Source: an optimization exercise on an open RTL-to-GDS flow (aim: small area). Production flows keep margins and buffers that such runs may drop.
The RTL was checked by simulation tests, not by an equivalence proof against the original design.
Some runs may be left out. An edit can pass the tests and still lose a function that they never use.
Power and IR drop assume default switching activity.

==> run_1/layers.png <==
Drawn at 2 px/um. Two of the layers only.
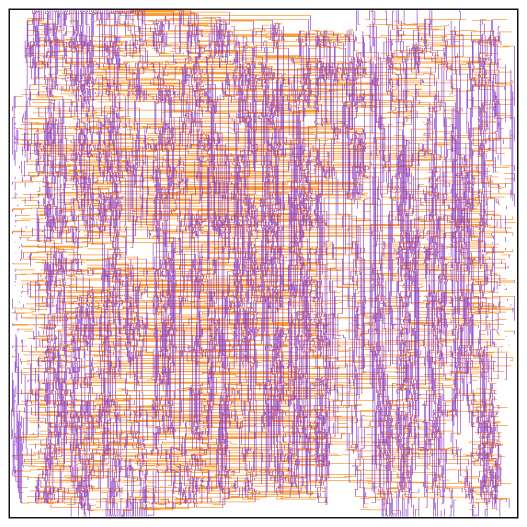
==> run_1/sizing.png <==
Drawn at 3 px/um.
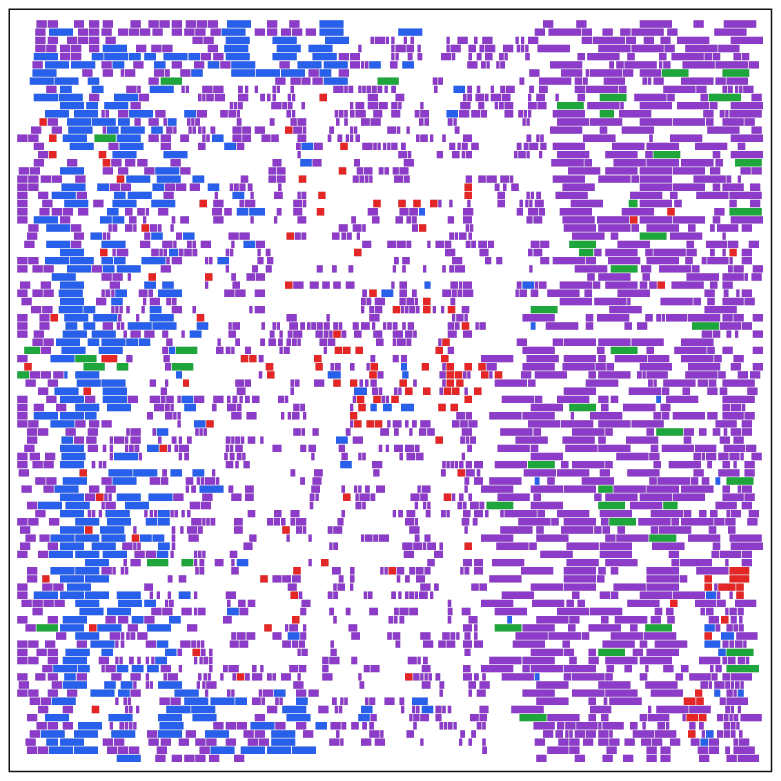
==> run_1/top_view.png <==
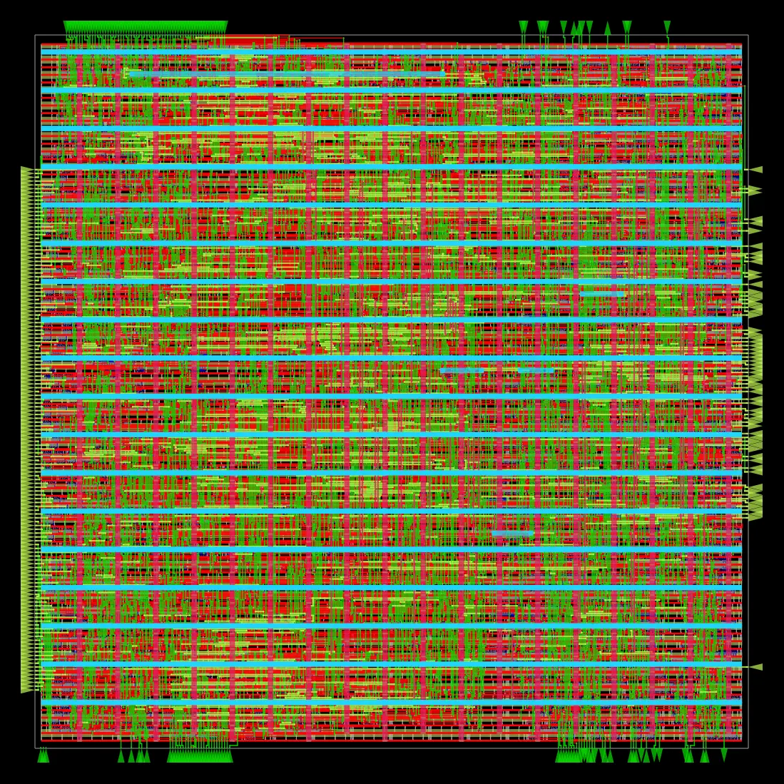
==> run_1/closeup.png <==
Region (43, 43) to (83, 83) um. Cells in grey, sequential cells in the stronger grey; small squares are vias.
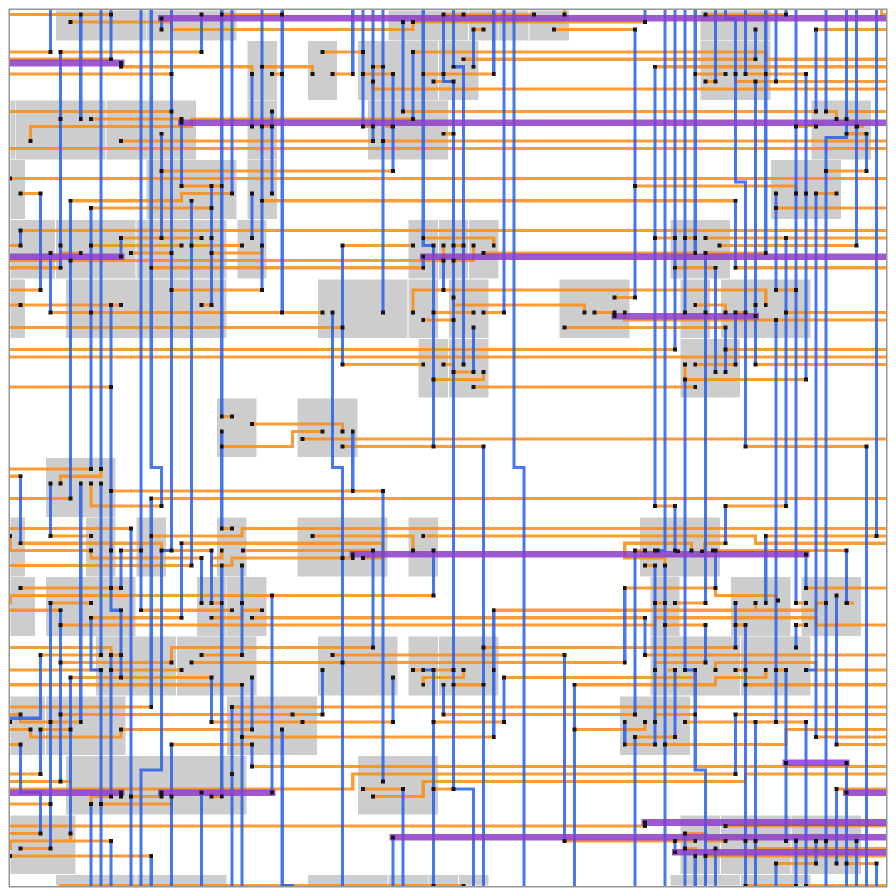
**design/flow/config.mk**
```make
export PLATFORM = sky130hd
export DESIGN_NAME = iq_to_fifo_shifted
export DESIGN_NICKNAME = iq_to_fifo_shifted
export VERILOG_FILES = /design/flow/design.v
export SDC_FILE = /design/flow/constraint.sdc
export NUM_CORES = 4
export LEC_CHECK = 0
export CAP_MARGIN = 20
export CORE_MARGIN = 2
export CORE_UTILIZATION = 40
export SLEW_MARGIN = 20
```
**design/flow/constraint.sdc**
```tcl
create_clock -name core_clock -period 5.0 [get_ports {axis_aclk}]
set_input_delay 1.0000 -clock core_clock [delete_from_list [all_inputs] [get_ports {axis_aclk}]]
set_output_delay 1.0000 -clock core_clock [all_outputs]
set_load 0.01 [all_outputs]
```
**design/flow/design.v**
```verilog
module iq_to_fifo_shifted #
(
    parameter iq_width = 56 
)
(
    input wire axis_aclk,
    input wire aresetn,
    input [7:0] distance,
    input s00_axis_i48_tvalid,
    input [iq_width-1 : 0] s00_axis_i48_tdata,
    input s01_axis_q48_tvalid,
    input [iq_width-1 : 0] s01_axis_q48_tdata,
	input s02_axis_i48_sub_tvalid,
    input [iq_width-1 : 0] s02_axis_i48_sub_tdata,
    input s03_axis_q48_sub_tvalid,
    input [iq_width-1 : 0] s03_axis_q48_sub_tdata,
    input s04_axis_i96_tvalid,
    input [31 : 0] s04_axis_i96_tdata,
    input s05_axis_q96_tvalid,
    input [31 : 0] s05_axis_q96_tdata,
    input wire m00_axis_tready,
    output reg [31 : 0] m00_axis_tdata,
    output reg m00_axis_tlast,
    output reg m00_axis_tvalid
);
localparam S0 = 0;  
localparam S1 = 1; 
localparam S2 = 2;  
localparam S3 = 3;
localparam S4 = 4;
localparam S5 = 5;
localparam S6 = 6;
localparam S7 = 7;
localparam S8 = 8;
localparam S9 = 9;
localparam S10 = 10;
localparam S11 = 11;
localparam S12 = 12;
localparam S13 = 13;
localparam S14 = 14;
localparam S15 = 15;
localparam S16 = 16;
localparam RX0I	= 0;
localparam RX0Q	= 1;
localparam RX1I	= 2;
localparam RX1Q	= 3;
localparam RTS0I = 4;
localparam RTS0Q = 5;
localparam RTS1I = 6;
localparam RTS1Q = 7;
reg [2:0] step_96k;
reg [7:0] state;
reg data48k_ready;
reg data48k_sub_ready;
reg data96k_ready;
reg [31:0] data [0:7];
reg [31:0] data_shifted;
wire [287:0] pad_i48     = {{(256-iq_width){1'b0}}, s00_axis_i48_tdata, 32'b0};
wire [287:0] pad_q48     = {{(256-iq_width){1'b0}}, s01_axis_q48_tdata, 32'b0};
wire [287:0] pad_i48_sub = {{(256-iq_width){1'b0}}, s02_axis_i48_sub_tdata, 32'b0};
wire [287:0] pad_q48_sub = {{(256-iq_width){1'b0}}, s03_axis_q48_sub_tdata, 32'b0};
always @(posedge axis_aclk) 
begin
    if (aresetn == 0)
    begin
        state <= S0;
        step_96k <= 0;
        data48k_ready <= 0;
        data48k_sub_ready <= 0;
        data96k_ready <= 0;
        m00_axis_tvalid <= 0;
        m00_axis_tlast <= 0;
        m00_axis_tdata <= 32'b0;
    end
    else
    case (state)
    S0: begin
        m00_axis_tvalid <= 0;
        m00_axis_tlast <= 0;
        m00_axis_tdata <= 32'b0;
        if (s00_axis_i48_tvalid == 1)
        begin         
            data_shifted = pad_i48[distance +: 32];
			data [RX0I] <= data_shifted;
            data_shifted = pad_q48[distance +: 32];
            data [RX0Q] <= data_shifted;
            data48k_ready <= 1;
        end
		if (s02_axis_i48_sub_tvalid == 1)
        begin     
			data_shifted = pad_i48_sub[distance +: 32];
            data [RX1I] <= data_shifted;
            data_shifted = pad_q48_sub[distance +: 32];
            data [RX1Q] <= data_shifted;
            data48k_sub_ready <= 1;
        end 
        if (s04_axis_i96_tvalid == 1 && step_96k == 0)
        begin
            data [RTS0I] <= s04_axis_i96_tdata;
            data [RTS0Q] <= s05_axis_q96_tdata;
            step_96k <= 1;
        end
        else if (s04_axis_i96_tvalid == 1 && step_96k == 1)
        begin
            data [RTS1I] <= s04_axis_i96_tdata;
            data [RTS1Q] <= s05_axis_q96_tdata;
            step_96k <= 0;
            data96k_ready <= 1;
        end
        if (data48k_ready == 1 && data48k_sub_ready == 1 && data96k_ready == 1)
        begin
            state <= S1;
        end
    end
    S1: begin
        if (m00_axis_tready == 1)
        begin
            m00_axis_tvalid <= 1;
            m00_axis_tdata <= data [RX0I];
            state <= S3;
        end
    end
    S2: begin
        m00_axis_tvalid <= 0;
        state <= S3;
    end
    S3: begin
        if (m00_axis_tready == 1)
        begin
            m00_axis_tvalid <= 1;
            m00_axis_tdata <= data [RX0Q];
            state <= S5;
        end
    end
    S4: begin
        m00_axis_tvalid <= 0;
        state <= S5;
    end
    S5: begin
        if (m00_axis_tready == 1)
        begin
            m00_axis_tvalid <= 1;
            m00_axis_tdata <= data [RX1I];
            state <= S7;
        end 
    end
    S6: begin
        m00_axis_tvalid <= 0;
        state <= S7;
    end
    S7: begin
        if (m00_axis_tready == 1)
        begin
            m00_axis_tvalid <= 1;
            m00_axis_tdata <= data [RX1Q];
            state <= S9;
        end 
    end
    S8: begin
        m00_axis_tvalid <= 0;
        state <= S9;
    end
    S9: begin
        if (m00_axis_tready == 1)
        begin
            m00_axis_tvalid <= 1;
            m00_axis_tdata <= data [RTS0I];
            state <= S11;
        end
    end
    S10: begin
        m00_axis_tvalid <= 0;
        state <= S11;
    end
    S11: begin
        if (m00_axis_tready == 1)
        begin
            m00_axis_tvalid <= 1;
            m00_axis_tdata <= data [RTS0Q];
            state <= S13;
        end        
    end
    S12: begin
        m00_axis_tvalid <= 0;
        state <= S13;
    end
    S13: begin
        if (m00_axis_tready == 1)
        begin
            m00_axis_tvalid <= 1;
            m00_axis_tdata <= data [RTS1I];
            state <= S15;
        end
    end
    S14: begin
        m00_axis_tvalid <= 0;
        state <= S15;
    end
    S15: begin
        if (m00_axis_tready == 1)
        begin
            m00_axis_tvalid <= 1;
            m00_axis_tlast <= 1;
            m00_axis_tdata <= data [RTS1Q];
            state <= S16;
        end        
    end
    S16: begin
        if (m00_axis_tready == 1)
        begin
            m00_axis_tvalid <= 0;
            m00_axis_tlast <= 0;
            state <= S0;
            data48k_ready <= 0;
			data48k_sub_ready <= 0;
            data96k_ready <= 0;
        end
    end
    endcase
end
endmodule
```
**design/flow/run.sh**
```bash
#!/bin/bash
# synth_recipe.tcl (not shown) runs the flow's synth.tcl, then flattens the netlist and writes it again
# the make line also repeats each setting of config.mk as NAME=value (left out here)
make -C /OpenROAD-flow-scripts/flow DESIGN_CONFIG=/design/flow/config.mk WORK_HOME=/design/flow/orfs CLKGATE_MAP_FILE= SYNTH_SCRIPT=/design/flow/synth_recipe.tcl finish
```
==> out/qor.csv, run 1 <==
stage,metric,value,unit
detailed_routing,route.vias.total,23500,
final_layout,layout.nets,2957,
clocking,numCtsBuffers,25,
global_routing,grt_pass1_wl,163,mm
sta,worst_slew_pin_slew,1.12,ns
status,status,no timing/DRC/antenna violations,
floorplan,initial_core_util,40.4,%
critical_path,critPathMaxFanout,103,
detailed_routing,antenna_left,0,
logic_synthesis,ys_seq_elements,299,
floorplan,die_w,254,um
logic_synthesis,synth_most_common_cell,nand2_1,
sta,hold_viol_final,0,
detailed_routing,drtPass1Iterations,6,
logic_synthesis,yosys-top-cells-area,"edfxtp_1 31%, mux4_2 17%, mux2i_1 8.3%",
place,placed_area,29400,um^2
final_layout,largest_reg_flops,256,
logic_synthesis,ys.flop_type,edfxtp_1,
sta,min_period_over_period,71.7,%
place,dp_hpwl,92.0,mm
floorplan,die-area,64300,um^2
global_routing,grt_start_max_net_pins,124,
sta,fin_skew,0.0236,ns
final_layout,largest-register,data,
detailed_routing,drc,0,
sta,maxClockFrequency,0.279,GHz
pwr,leakage,10.6,nW
clocking,clock_sinks,299,
final_layout,fin_cells,3509,
min_path,hold_depth,2,
sta,setup_viol,0,
place,dp_cells,3462,
clocking,path_clk_slew,0.07,ns
global_routing,antenna_found_initial,10,
sta,post-route-min-period,3.58,ns
sta,slew_viol_final,0,
logic_synthesis,synth_top_area_share,30.9,%
clocking,cts_setup_buffers,0,
critical_path,cp.arrival,3.82,ns
critical_path,r2r_end,m00_axis_tdata[25],
critical_path,worstSetupPathType,primary input to flop,
critical_path,r2r-start,state[0],
run,maxCapViolations,0,
logic_synthesis,synth_nets,2698,
floorplan,core-area,61600,um^2
detailed_routing,via_per_inst,6.69,
min_path,hp-start,m00_axis_tdata[4],
clocking,clk_path_buf_depth,3,
logic_synthesis,synth_area_leader_cell,edfxtp_1,
clocking,ctsRootBufferMaster,clkbuf_16,
logic_synthesis,synth_seq_area_share,34.3,%
pwr,vdd_drop_max,0.216,mV
clocking,h-tree-depth,1,
logic_synthesis,synth_cell_types,74,
critical_path,reg2regPathDepth,7,
place,io_buffers,335,
clocking,cts_tree,built,
detailed_routing,wl_per_cell,33.3,um
logic_synthesis,synth_area,24900,um^2
logic_synthesis,synth_edf_count,256,
global_routing,grt_usage,35.5,%
min_path,hold_path.class,flop to flop,
pwr,power-per-cell-area,262,nW/um^2
critical_path,rrSetupSlack,1.88,ns
critical_path,critical_path_required,5.24,ns
place,globalplace.congestion,1.00,
critical_path,critPathLaunchType,primary input,
sta,rsz0062_at_grt,no,
detailed_routing,drt-initial-drc-count,3158,
global_routing,grt_pass1_vias,21800,
clocking,ctsHoldBuffers,0,
min_path,hold_end,m00_axis_tdata[4],
logic_synthesis,synthCells,2393,
critical_path,end_kind,flop,
clocking,insertion_delay,0.54,ns
logic_synthesis,synth_warnings,2,
logic_synthesis,yosys-top-cells-count,"360 x nand2_1, 256 x edfxtp_1, 207 x mux2i_1",
clocking,cts-resized-gates,0,
final_layout,top_regs,"data: 256 flops, m00_axis_tdata: 32 flops, state: 5 flops",
sta,slew_headroom,24.7,%
floorplan,top_level_ports,339,
global_routing,grt.overflow.total,0,
critical_path,startpoint,distance[1],
logic_synthesis,async_flop_share,0,%
logic_synthesis,synth.avg_cell_area,10.4,um^2
final_layout,drive_gt1_share,18.5,%
sta,fin_setup_tns,0,ns
Notes on layers.png above:
Orange is M1, wire length 51.9 mm. Purple is M2, wire length 50.0 mm.

Notes on sizing.png above:
Red is x3 and x4, cells 129, share 4.8%. Purple is x1 and smaller, cells 2,176, share 81%. Green is x6 and larger, cells 46, share 1.7%. Blue is x2, cells 320, share 12%.
setup ws final: 1.42 ns
post-route cell area: 30,200 um^2
Signal buffers: 465
Layout area overhead: 21.4%

Notes on top_view.png above:
Die Ht: 254 um
Total Wirelength: 117 mm
Cell Rows: 91

Notes on closeup.png above:
Purple is M3. Orange is M1. Blue is M2.
70 logic cells have their middle in the window. Most frequent: nand2_1 (18), mux2i_1 (11), mux2_2 (9). Sequential cells in the window: 0.

run 1: logic make-up (layout without fill, tap and decap cells):
logic type	Yosys count	in the layout	synth area share [%]
xor gates and xnor gates	1	1	0.0352
and+or+nand+nor	629	629	10.6
DFF	299	299	34.3
AOI/OAI and AO/OA	725	725	20.8
muxes	494	494	29.7
buffers and inverters	245	523	4.57
other	0	1	0
run 1: layer usage:
metal | up-vias | part of all wire [%] | global-route usage, %
met3 | 133 | 10 | 6.89
met4 | 10 | 2.5 | 8.08
met5 | - | 0.14 | 1.39
met1 | 11800 | 44 | 53.8
met2 | 1502 | 43 | 52.0
li1 | 10100 | - | -
run 1: critical path: stages:
cell	delay, ns
buf_6	0.47
buf_12	0.46
mux4_2	0.44
and2_1	0.19
o31ai_1	0.46
nor2_1	0.08
or4_1	0.61
run 1: report_power, final:
group / total [mW] / switching (mW) / internal [mW]
Sequential: 3.19 / 0.136 / 3.05
Clock: 2.00 / 0.862 / 1.14
Combinational: 2.74 / 1.73 / 1.02
run 1: placed cells by master (no fill, tap or decap), types with 57 or more instances in the layout:
cell	count
buf_4	122
nor2_1	154
clkdlybuf4s50_1	331
edfxtp_1	256
mux2i_1	207
nand2_1	357
mux4_2	186
o21ai_0	106
o22ai_1	57
mux2_2	99
a22oi_1	162
a21oi_1	85
o221ai_1	57
run 1: metrics by stage:
stage                     hold slack, ns  power (mW)  setup slack [ns]  utilization, %
after CTS                          0.453        7.88              1.57            49.1
after floorplan                    0.475        4.71             0.258               -
after global placement             0.439        5.87              1.05            47.7
after detailed placement           0.444        5.90              1.01            47.7
after global routing               0.472        8.19              1.38            49.1
final                              0.452        7.93              1.42            49.1
run 1: layout make-up:
type / count / area (um^2)
fill: 5622 / 31400
clock inverter: 11 / 133
antenna: 1 / 2.50
inverter: 12 / 55.1
tap: 837 / 1050
multi-input combinational: 1849 / 15300
timing repair buffer: 465 / 4450
clock buffer: 35 / 703
sequential: 299 / 8550
run 1: how the worst max path moves through the flow:
| stage | cells after the start | endpoint | slack (ns) |
|---|---|---|---|
| after floorplan | 4 | data[4][0] | 0.26 |
| after global placement | 7 | data[1][19] | 1.05 |
| after detailed placement | 7 | data[2][1] | 1.01 |
| after CTS | 7 | data[1][19] | 1.57 |
| after global routing | 7 | data[2][1] | 1.38 |
| final | 7 | data[2][1] | 1.42 |
==> run 1 -> run 2 <==
==> design/flow/design.v (replaced) <==
module iq_to_fifo_shifted #
(
    parameter iq_width = 56
)
(
    input wire axis_aclk,
    input wire aresetn,
    input [7:0] distance,
    input s00_axis_i48_tvalid,
    input [iq_width-1 : 0] s00_axis_i48_tdata,
    input s01_axis_q48_tvalid,
    input [iq_width-1 : 0] s01_axis_q48_tdata,
    input s02_axis_i48_sub_tvalid,
    input [iq_width-1 : 0] s02_axis_i48_sub_tdata,
    input s03_axis_q48_sub_tvalid,
    input [iq_width-1 : 0] s03_axis_q48_sub_tdata,
    input s04_axis_i96_tvalid,
    input [31 : 0] s04_axis_i96_tdata,
    input s05_axis_q96_tvalid,
    input [31 : 0] s05_axis_q96_tdata,
    input wire m00_axis_tready,
    output wire [31 : 0] m00_axis_tdata,
    output wire m00_axis_tlast,
    output reg m00_axis_tvalid
);
reg [iq_width-1:0] rx0i, rx0q, rx1i, rx1q;
reg [31:0] rts0i, rts0q, rts1i, rts1q;
reg busy;           
reg have48, have48s, have96;
reg step_96k;
reg [2:0] idx;      
wire collect = ~busy;
always @(posedge axis_aclk) begin
    if (collect && s00_axis_i48_tvalid) begin
        rx0i <= s00_axis_i48_tdata;
        rx0q <= s01_axis_q48_tdata;
    end
    if (collect && s02_axis_i48_sub_tvalid) begin
        rx1i <= s02_axis_i48_sub_tdata;
        rx1q <= s03_axis_q48_sub_tdata;
    end
    if (collect && s04_axis_i96_tvalid && !step_96k) begin
        rts0i <= s04_axis_i96_tdata;
        rts0q <= s05_axis_q96_tdata;
    end
    if (collect && s04_axis_i96_tvalid && step_96k) begin
        rts1i <= s04_axis_i96_tdata;
        rts1q <= s05_axis_q96_tdata;
    end
end
always @(posedge axis_aclk) begin
    if (aresetn == 0) begin
        busy <= 0;
        m00_axis_tvalid <= 0;
        have48 <= 0;
        have48s <= 0;
        have96 <= 0;
        step_96k <= 0;
    end else if (collect) begin
        if (s00_axis_i48_tvalid) have48 <= 1;
        if (s02_axis_i48_sub_tvalid) have48s <= 1;
        if (s04_axis_i96_tvalid) begin
            step_96k <= ~step_96k;
            if (step_96k) have96 <= 1;
        end
        if (have48 && have48s && have96) busy <= 1;
    end else if (m00_axis_tready) begin
        if (!m00_axis_tvalid)
            m00_axis_tvalid <= 1;
        else if (idx == 3'd7) begin
            m00_axis_tvalid <= 0;
            busy <= 0;
            have48 <= 0;
            have48s <= 0;
            have96 <= 0;
        end
    end
end
always @(posedge axis_aclk) begin
    if (!m00_axis_tvalid)
        idx <= 3'd0;
    else if (m00_axis_tready)
        idx <= idx + 3'd1;
end
assign m00_axis_tlast = (idx == 3'd7);
reg [iq_width-1:0] sel56;
reg [31:0] sel32;
always @(*) begin
    case (idx[1:0])
        2'd0: begin sel56 = rx0i; sel32 = rts0i; end
        2'd1: begin sel56 = rx0q; sel32 = rts0q; end
        2'd2: begin sel56 = rx1i; sel32 = rts1i; end
        default: begin sel56 = rx1q; sel32 = rts1q; end
    endcase
end
wire [iq_width+63:0] pad = {32'b0, sel56, 32'b0};
wire [31:0] win = (distance > iq_width + 31) ? 32'b0 : pad[distance[6:0] +: 32];
assign m00_axis_tdata = idx[2] ? sel32 : win;
endmodule
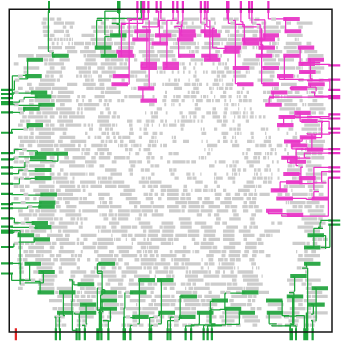
(run_2/port_trees.png)
Drawn at 1.5 px/um.
Red is `s05_axis_q96_tvalid`, direction input, end cells 0, buffers 0. Green is `s01_axis_q48_tdata`, direction input, end cells 56, buffers 56, wire 1,570 um. Magenta is `s05_axis_q96_tdata`, direction input, end cells 64, buffers 32, wire 1,460 um.
Port-buffer cells: 335
I/O pin count: 339

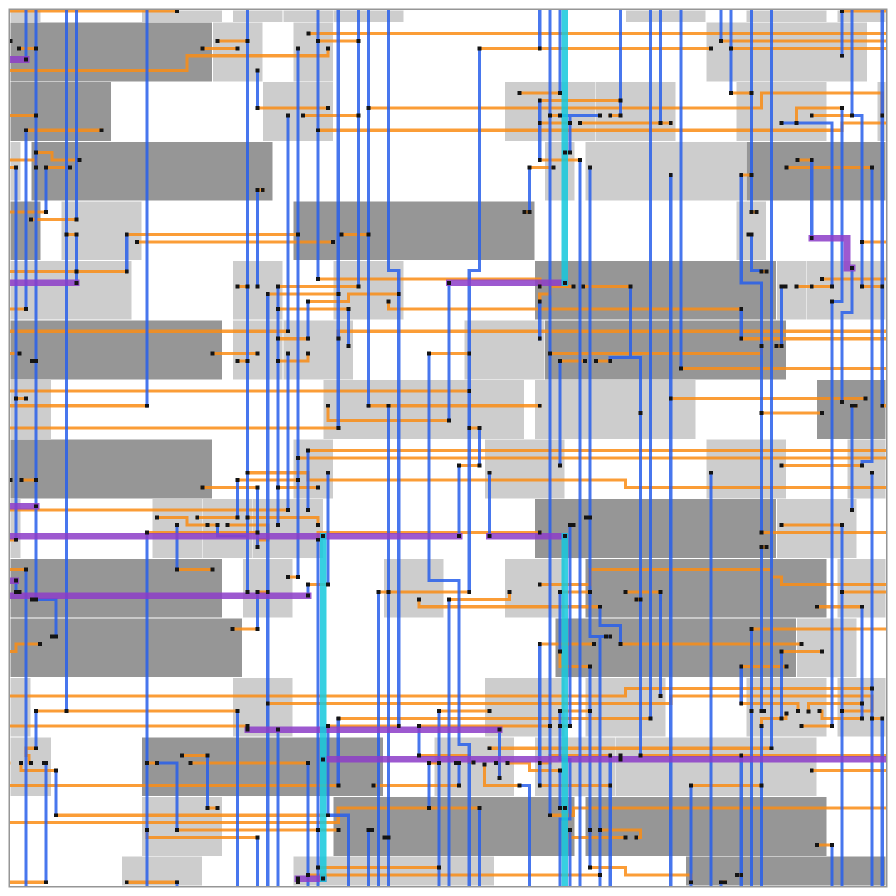
(run_2/closeup.png)
Region (34, 34) to (74, 74) um. Cells in grey, sequential cells in the stronger grey; small squares are vias.
Blue is M2. Orange is M1. Purple is M3. Cyan is M4.
Most frequent: edfxtp_1 (17), clkdlybuf4s50_1 (11). 63 logic cells have their middle in the window. Netlist names of flops here include `rx1q` (10), `rx0i` (3), `rx1i` (3). Sequential cells in the window: 17.

==> out/qor.csv, run 2 <==
stage,metric,value,unit
critical_path,critPathMaxFanout,8,
pwr,intPower,5.65,mW
sta,fin_ws,-0.185,ns
logic_synthesis,ys.flop_type,edfxtp_1,
detailed_routing,drc,0,
sta,setup_viol,14,
pwr,vdd_drop_max,0.252,mV
critical_path,cp.arrival,4.18,ns
sta,rsz0062_at_grt,yes,
clocking,clk_path_buf_depth,3,
logic_synthesis,synth_warnings,1,
logic_synthesis,synth_top_area_share,59.9,%
clocking,path_clk_slew,0.05,ns
global_routing,grt_util_met1,33.8,%
logic_synthesis,synth_most_common_cell,edfxtp_1,
logic_synthesis,synthCells,1193,
logic_synthesis,synth_area_leader_cell,edfxtp_1,
sta,post-route-min-period,5.18,ns
critical_path,critical_path_required,4.00,ns
clocking,insertion_delay,0.57,ns
detailed_routing,via_per_inst,5.78,
sta,worst_slew_pin_slew,1.02,ns
global_routing,grt.overflow.total,0,
status,check.faults,negative setup slack,
pwr,pwr-share-comb,16.7,%
detailed_routing,wl_met3,3.85,mm
global_routing,antenna_found_initial,4,
global_routing,top_usage_layer,met2,
status,status,"complete, but fails checks",
final_layout,layout_commonest_cell,edfxtp_1,
clocking,h-tree-depth,2,
logic_synthesis,synth_area,17700,um^2
critical_path,crit_buf_inv,5,
detailed_routing,wl_met1,24.8,mm
sta,maxClockFrequency,0.193,GHz
logic_synthesis,synth.avg_cell_area,14.8,um^2
pwr,power_frac_seq,47.9,%
sta,min_period_over_period,104,%
logic_synthesis,synth_edf_count,352,
logic_synthesis,async_flop_share,0,%
logic_synthesis,yosys-top-cells-area,"edfxtp_1 60%, mux4_2 9.8%, mux2i_1 5.0%",
logic_synthesis,ys_seq_elements,361,
pwr,p_switching,1.78,mW
clocking,cts_tree,built,
detailed_routing,antenna_left,0,
final_layout,register_area,10800,um^2
logic_synthesis,synth_nets,1503,
sta,hold_viol_final,0,
detailed_routing,route.vias.total,13200,
detailed_routing,drt-initial-drc-count,1298,
sta,slew_viol_final,0,
floorplan,core-area,43400,um^2
global_routing,grt_use_met2,41.8,%
logic_synthesis,synth_seq_area_share,60.9,%
final_layout,n_fill_cell,3545,
critical_path,path_cells,inv_2 -> buf_6 -> ha_4 -> buf_4 -> a222oi_1 -> mux2i_1 -> buf_4 -> mux4_2 -> mux4_2 -> mux2_4 -> a221oi_4 -> o21bai_1 -> buf_2,
detailed_routing,routed_wl,58.6,mm
detailed_routing,dr_wl_met2,28.5,mm
global_routing,gr-usage-met3,4.58,%
clocking,ctsHoldBuffers,0,
critical_path,critPathLaunchType,flop,
floorplan,initial_core_util,40.7,%
clocking,ctsRootBufferMaster,clkbuf_16,
final_layout,n_antenna_cell,0,
sta,slew_headroom,32.0,%
sta,fin_skew,0.0159,ns
critical_path,cpLargestDelayFamily,multiplexers,
detailed_routing,drtPass1Iterations,8,
critical_path,worstSetupPathType,flop to primary output,
pwr,finalPower,7.43,mW
floorplan,die_w,214,um
detailed_routing,wl_per_cell,25.8,um
final_layout,finish.utilization,56.9,%
global_routing,grt_usage,25.1,%
clocking,clock_sinks,361,
global_routing,grt_pass1_wl,86.0,mm
pwr,p_sw_share,24.0,%
global_routing,grt_pass1_vias,13300,
floorplan,rows,76,
final_layout,syn_to_final_growth,39.6,%
detailed_routing,maxUsedRoutingLayer,met5,
global_routing,grt_start_max_net_pins,66,
final_layout,layout_common_cells,"352 x edfxtp_1, 302 x clkdlybuf4s50_1, 167 x buf_4",
run,maxCapViolations,0,
final_layout,drive_gt1_share,28.9,%
final_layout,multi_input_area,6820,um^2
critical_path,crit_path_max_incr_delay,0.55,ns
pwr,leakage,9.32,nW
floorplan,die_height,214,um
pwr,power-per-cell-area,301,nW/um^2
place,globalplace.congestion,0.920,
logic_synthesis,yosys-top-cells-count,"352 x edfxtp_1, 89 x mux2i_1, 88 x a222oi_1",
floorplan,die-area,45800,um^2
min_path,hold_path.class,flop to flop,
pwr,p_clk_share,35.4,%
final_layout,layout.nets,1977,
critical_path,end_kind,primary output,
place,dp_hpwl,42.8,mm
critical_path,cp_slowest_cell,mux4_2,
logic_synthesis,synth_cell_types,58,
clocking,numCtsBuffers,38,
==> run 2: cell types whose count changed after synthesis, moves of 86 or more <==
cell | before | now
nor2_1 | 157 | 35
mux4_2 | 186 | 77
mux2i_1 | 207 | 89
a22oi_1 | 162 | 17
nand2_1 | 360 | 71
a222oi_1 | 2 | 88
edfxtp_1 | 256 | 352
==> run 2: what timing repair did <==
action / in CTS / in global routing
cloned: 1 / 1
resized for setup: 160 / 88
pin swaps: 40 / 37
setup endpoints to repair: 32 / 31
setup buffers: 26 / 24
==> run 2: cell type report <==
| cell class | count | share of cell area [%] |
|---|---|---|
| Clock buffer | 44 | 3.95 |
| Timing Repair Buffer | 537 | 20.6 |
| Sequential cell | 361 | 43.6 |
| Multi-Input combinational cell | 695 | 27.7 |
| Inverter | 34 | 0.528 |
| Clock inverter | 20 | 0.639 |
| Tap cell | 585 | 2.97 |
==> run 2: path summary, 6_finish.rpt <==
check | start | to | slack (ns) | cells past startpoint
hold reg to reg | have48 | busy | 0.48 | 2
hold / removal | have48 | busy | 0.48 | 2
setup / recovery | idx[0] | m00_axis_tdata[10] | -0.18 | 13
setup reg to reg | busy | rts1i[16] | 2.79 | 3
==> run 2: power by group through the flow <==
| stage | sequential [mW] | combinational [mW] | clock, mW |
|---|---|---|---|
| final | 3.56 | 1.24 | 2.63 |
| after global routing | 3.57 | 1.31 | 2.80 |
| after CTS | 3.56 | 1.19 | 2.69 |
| after detailed placement | 3.62 | 1.14 | 0 |
| after global placement | 3.62 | 1.14 | 0 |
| after floorplan | 3.62 | 0.519 | 0 |
==> run 2: through the flow <==
stage | TNS [ns] | area (um^2) | setup slack, ns | cells | hold WS [ns]
3_3_place_gp | -0.106 | 22700 | -0.0698 | 2162 | 0.462
2_1_floorplan | 0 | 17700 | 0.622 | 1193 | 0.441
4_1_cts | -1.02 | 24300 | -0.210 | 2253 | 0.479
3_5_place_dp | -0.114 | 22700 | -0.0606 | 2162 | 0.470
5_1_grt | -4.24 | 24700 | -0.313 | 2276 | 0.499
6_report | -0.966 | 24700 | -0.185 | 2276 | 0.476
==> run 2: kinds of logic after synthesis <==
group,count (synthesis),share of synthesized area (%)
xor+xnor,1,0.0496
fa+ha+maj,5,0.354
buf+inv,137,3.22
compound gates,310,13.5
simple gates,173,4.55
mux,206,17.4
flops,361,60.9
==> run 2 -> run 3 <==
--- a/design/flow/design.v
+++ b/design/flow/design.v
@@ -28,7 +28,6 @@
 reg busy;           
 reg have48, have48s, have96;
 reg step_96k;
-reg [2:0] idx;      
 wire collect = ~busy;
 always @(posedge axis_aclk) begin
     if (collect && s00_axis_i48_tvalid) begin
@@ -67,7 +66,7 @@
     end else if (m00_axis_tready) begin
         if (!m00_axis_tvalid)
             m00_axis_tvalid <= 1;
-        else if (idx == 3'd7) begin
+        else if (m00_axis_tlast) begin
             m00_axis_tvalid <= 0;
             busy <= 0;
             have48 <= 0;
@@ -76,24 +75,43 @@
         end
     end
 end
+reg [3:0] wsel;
+reg hi;
 always @(posedge axis_aclk) begin
-    if (!m00_axis_tvalid)
-        idx <= 3'd0;
-    else if (m00_axis_tready)
-        idx <= idx + 3'd1;
+    if (!m00_axis_tvalid) begin
+        wsel <= 4'b0001;
+        hi <= 1'b0;
+    end else if (m00_axis_tready) begin
+        wsel <= {wsel[2:0], wsel[3]};
+        if (wsel[3]) hi <= ~hi;
+    end
 end
-assign m00_axis_tlast = (idx == 3'd7);
-reg [iq_width-1:0] sel56;
-reg [31:0] sel32;
-always @(*) begin
-    case (idx[1:0])
-        2'd0: begin sel56 = rx0i; sel32 = rts0i; end
-        2'd1: begin sel56 = rx0q; sel32 = rts0q; end
-        2'd2: begin sel56 = rx1i; sel32 = rts1i; end
-        default: begin sel56 = rx1q; sel32 = rts1q; end
-    endcase
-end
-wire [iq_width+63:0] pad = {32'b0, sel56, 32'b0};
-wire [31:0] win = (distance > iq_width + 31) ? 32'b0 : pad[distance[6:0] +: 32];
-assign m00_axis_tdata = idx[2] ? sel32 : win;
+assign m00_axis_tlast = hi & wsel[3];
+wire [iq_width-1:0] sel56 = ({iq_width{wsel[0]}} & rx0i) | ({iq_width{wsel[1]}} & rx0q) |
+                            ({iq_width{wsel[2]}} & rx1i) | ({iq_width{wsel[3]}} & rx1q);
+wire c0 = ~distance[7] & ~distance[6] & ~distance[5];
+wire c1 = ~distance[7] & ~distance[6] &  distance[5];
+wire c2 = ~distance[7] &  distance[6] & ~distance[5];
+wire [127:0] p = {40'b0, sel56, 32'b0};
+wire [62:0] s5 = ({63{c0}} & p[62:0]) | ({63{c1}} & p[94:32]) | ({63{c2}} & p[126:64]);
+wire [3:0] e;
+assign e[0] = distance[4:3] == 2'd0;
+assign e[1] = distance[4:3] == 2'd1;
+assign e[2] = distance[4:3] == 2'd2;
+assign e[3] = distance[4:3] == 2'd3;
+wire [38:0] s3 = ({39{e[0]}} & s5[38:0]) | ({39{e[1]}} & s5[46:8]) |
+                 ({39{e[2]}} & s5[54:16]) | ({39{e[3]}} & s5[62:24]);
+wire [3:0] f;
+assign f[0] = distance[2:1] == 2'd0;
+assign f[1] = distance[2:1] == 2'd1;
+assign f[2] = distance[2:1] == 2'd2;
+assign f[3] = distance[2:1] == 2'd3;
+wire [32:0] s1 = ({33{f[0]}} & s3[32:0]) | ({33{f[1]}} & s3[34:2]) |
+                 ({33{f[2]}} & s3[36:4]) | ({33{f[3]}} & s3[38:6]);
+wire g0 = ~hi & ~distance[0];
+wire g1 = ~hi &  distance[0];
+wire [3:0] h = {4{hi}} & wsel;
+assign m00_axis_tdata = ({32{g0}} & s1[31:0]) | ({32{g1}} & s1[32:1]) |
+                        ({32{h[0]}} & rts0i) | ({32{h[1]}} & rts0q) |
+                        ({32{h[2]}} & rts1i) | ({32{h[3]}} & rts1q);
 endmodule
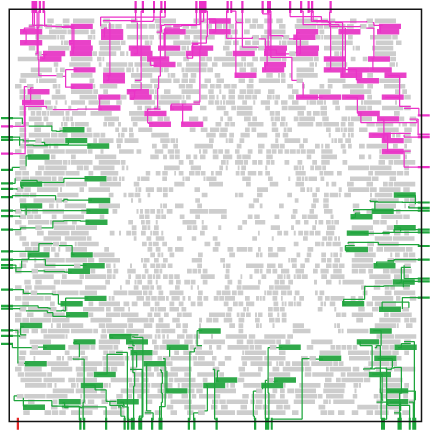
(run_3/port_trees.png)
Drawn at 2 px/um.
Green is `s01_axis_q48_tdata`, direction input, end cells 56, buffers 56, wire 1,980 um. Magenta is `s05_axis_q96_tdata`, direction input, end cells 64, buffers 32, wire 1,510 um. Red is `s05_axis_q96_tvalid`, direction input, end cells 0, buffers 0.

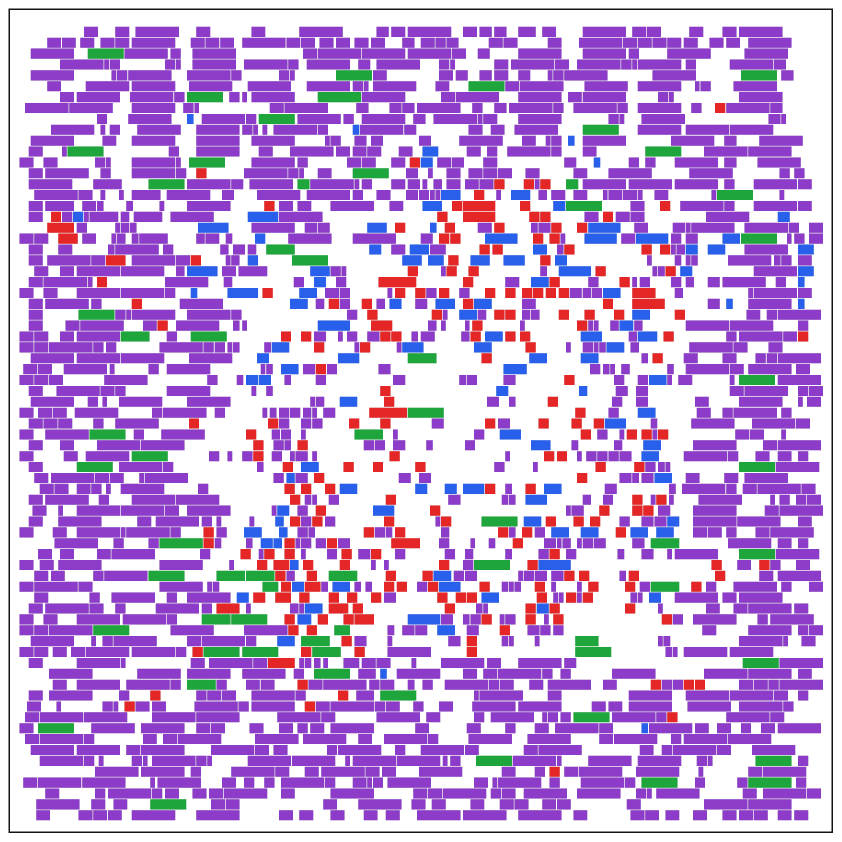
(run_3/sizing.png)
Drawn at 4 px/um.
Green is x6 and larger, cells 63, share 3.7%. Red is x3 and x4, cells 236, share 14%. Blue is x2, cells 120, share 7.0%. Purple is x1 and smaller, cells 1,296, share 76%.

==> out/qor.csv, run 3 <==
stage,metric,value,unit
status,status,"complete, but fails checks",
status,check.faults,negative setup slack,
global_routing,grt.overflow.total,0,
sta,fin_skew,0.0231,ns
detailed_routing,drtPass1Iterations,5,
pwr,power-per-cell-area,314,nW/um^2
min_path,hold_depth,2,
logic_synthesis,synth_warnings,1,
clocking,ctsRootBufferMaster,clkbuf_16,
sta,fin_ws,-0.00424,ns
sta,hold_viol_final,0,
detailed_routing,drt-initial-drc-count,1246,
min_path,hold_end,have96,
critical_path,path_cells,clkdlybuf4s50_1 -> buf_4 -> buf_4 -> nor3b_4 -> buf_4 -> clkbuf_16 -> buf_4 -> a22o_1 -> mux4_2 -> mux2i_4 -> mux4_2 -> o21ai_1 -> clkdlybuf4s15_2,
logic_synthesis,synth_most_common_cell,edfxtp_1,
final_layout,drive_gt1_share,24.4,%
detailed_routing,routed_wl,61.1,mm
min_path,hp-start,have96,
critical_path,path_common_cell,buf_4,
final_layout,layout_commonest_cell,edfxtp_1,
global_routing,grt_start_max_net_pins,86,
final_layout,n_fill_cell,3225,
final_layout,n_antenna_cell,0,
final_layout,layout_common_cells,"352 x edfxtp_1, 300 x clkdlybuf4s50_1, 216 x buf_4",
logic_synthesis,ys_seq_elements,363,
detailed_routing,antenna_left,0,
min_path,hold_path.class,flop to flop,
clocking,cts_tree,built,
critical_path,r2r_end,rts1i[26],
detailed_routing,route.vias.total,13300,
critical_path,r2r-start,busy,
run,maxCapViolations,0,
critical_path,cp.arrival,4.00,ns
critical_path,worstSetupPathType,primary input to primary output,
logic_synthesis,synth_nets,1473,
global_routing,grt_pass1_vias,13500,
floorplan,die_height,205,um
logic_synthesis,synth_top_area_share,65.2,%
critical_path,end_kind,primary output,
sta,post-route-min-period,5.00,ns
floorplan,rows,73,
critical_path,rrSetupSlack,2.85,ns
sta,min_period_over_period,100,%
critical_path,crit_path_max_incr_delay,0.49,ns
floorplan,die-area,42200,um^2
global_routing,antenna_found_initial,0,
logic_synthesis,synth_cell_types,63,
critical_path,reg2regPathDepth,3,
clocking,clk_path_buf_depth,3,
critical_path,critPathMaxFanout,6,
logic_synthesis,synth_area_leader_cell,edfxtp_1,
floorplan,die_w,205,um
place,io_buffers,335,
logic_synthesis,async_flop_share,0,%
logic_synthesis,ys.flop_type,edfxtp_1,
place,dp_hpwl,46.1,mm
place,globalplace.congestion,0.977,
clocking,numCtsBuffers,39,
logic_synthesis,yosys-top-cells-area,"edfxtp_1 65%, a22oi_1 11%, nand2_1 2.5%",
final_layout,fin_area,23400,um^2
floorplan,top_level_ports,339,
pwr,finalPower,7.37,mW
sta,slew_headroom,31.0,%
critical_path,cp_slowest_cell,mux4_2,
final_layout,syn_to_final_growth,44.5,%
clocking,ctsHoldBuffers,0,
logic_synthesis,synth.avg_cell_area,13.9,um^2
logic_synthesis,synth_edf_count,352,
place,placed_area,21600,um^2
sta,slew_viol_final,0,
sta,setup_viol,1,
floorplan,core-area,39900,um^2
logic_synthesis,synth_area,16200,um^2
clocking,h-tree-depth,2,
global_routing,grt_usage,28.5,%
floorplan,initial_core_util,40.6,%
clocking,insertion_delay,0.56,ns
sta,maxClockFrequency,0.200,GHz
detailed_routing,via_per_inst,5.95,
critical_path,critPathLaunchType,primary input,
logic_synthesis,synth_seq_area_share,66.5,%
detailed_routing,drc,0,
critical_path,cpLargestDelayFamily,buffers and inverters,
clocking,clock_sinks,363,
logic_synthesis,synthCells,1168,
pwr,vdd_drop_max,0.286,mV
critical_path,critical_path_required,4.00,ns
global_routing,grt_pass1_wl,87.6,mm
-- run 3: how the worst max path moves through the flow --
stage	startpoint	end	slack [ns]	depth (start not counted)
after global routing	distance[6]	m00_axis_tdata[21]	-0.09	13
after detailed placement	distance[7]	m00_axis_tdata[28]	-0.53	10
after floorplan	s00_axis_i48_tvalid	rx0i[0]	0.62	1
after global placement	distance[7]	m00_axis_tdata[28]	-0.54	10
after CTS	distance[5]	m00_axis_tdata[17]	-0.14	14
final	distance[6]	m00_axis_tdata[21]	-0.004	13
-- run 3: kinds of logic after synthesis --
family | count (synthesis) | share of synthesized area [%]
AOI/OAI and AO/OA | 460 | 21.2
buffers and inverters | 92 | 2.61
muxes | 49 | 3.65
DFF | 363 | 66.5
xor gates and xnor gates | 1 | 0.0540
and+or+nand+nor | 203 | 5.95
-- run 3: layer usage --
metal  vias to the layer above  GRT usage (%)  part of all wire, %
li1                       5910              -                    -
met1                      6739           40.6                   44
met2                       596           45.6                   47
met3                        83           4.36                  6.7
met4                         0           7.22                  2.0
met5                         -              0                    0
-- run 3: what timing repair did --
action / in CTS / in global routing
resized for setup: 117 / 47
setup endpoints to repair: 32 / 29
pin swaps: 18 / 17
buffers inserted: 6 / 9
cloned: 0 / 2
-- run 3: worst min-delay path, stage by stage (launching register included) --
cell and delay (ns):
dfxtp_1 0.33, nor2_1 0.05, nor2_1 0.07
-- run 3: stage by stage --
stage	utilization, %	hold slack (ns)	setup WS [ns]	setup TNS [ns]	cells
floorplan	-	0.441	0.622	0	1168
global placement	54.1	0.462	-0.540	-11.35	2155
detailed placement	54.1	0.467	-0.532	-11.17	2155
CTS	58.0	0.480	-0.135	-0.166	2229
global route	58.7	0.493	-0.0898	-0.314	2240
finish	58.7	0.474	-0.00424	-0.00424	2240
-- run 3: cell type report --
class	instances	area, um^2	share of cell area (%)
flip-flops and latches	363	10800	46.1
multi-input cells	713	5530	23.6
repair buffers	566	5220	22.3
clock buffers	49	1030	4.41
well taps	525	657	2.80
clock inverters	19	183	0.779
inverters	5	18.8	0.0801
-- run 3: power breakdown --
group | switching (mW) | leakage, nW | internal, mW
sequential | 0.0451 | 3.48 | 3.53
combinational | 0.502 | 4.38 | 0.505
clock | 1.16 | 0.593 | 1.62
total | 1.71 | 8.45 | 5.66

==> afterwards: timing with drivers on the ports <==
Ports are ideal in the flow. The routed layouts listed here were re-timed in OpenROAD. Step 1, drivers: a clkbuf_16 drives axis_aclk and a buf_2 each remaining input, both assumed. Step 2 moves the port delays by t, midway between the first and last clock arrival at a register: inputs arrive t later, outputs are due t later. That takes back most of the time a late clock gives input paths. Three values: ideal, step 1, step 2; two values: the first two.
run	shift t [ns]	slack for setup (ns)	latest minus earliest clock arrival (ns)
run 1	0.588	1.416 / 1.435 / 0.847	0.024 / 0.024
run 2	0.619	-0.185 / -0.242 / 0.325	0.026 / 0.025
run 3	0.609	-0.004 / -0.047 / -0.047	0.026 / 0.026
For run 1, which loses most, drivers alone change the setup slack by +0.019 ns; drivers and shift together by -0.569 ns.
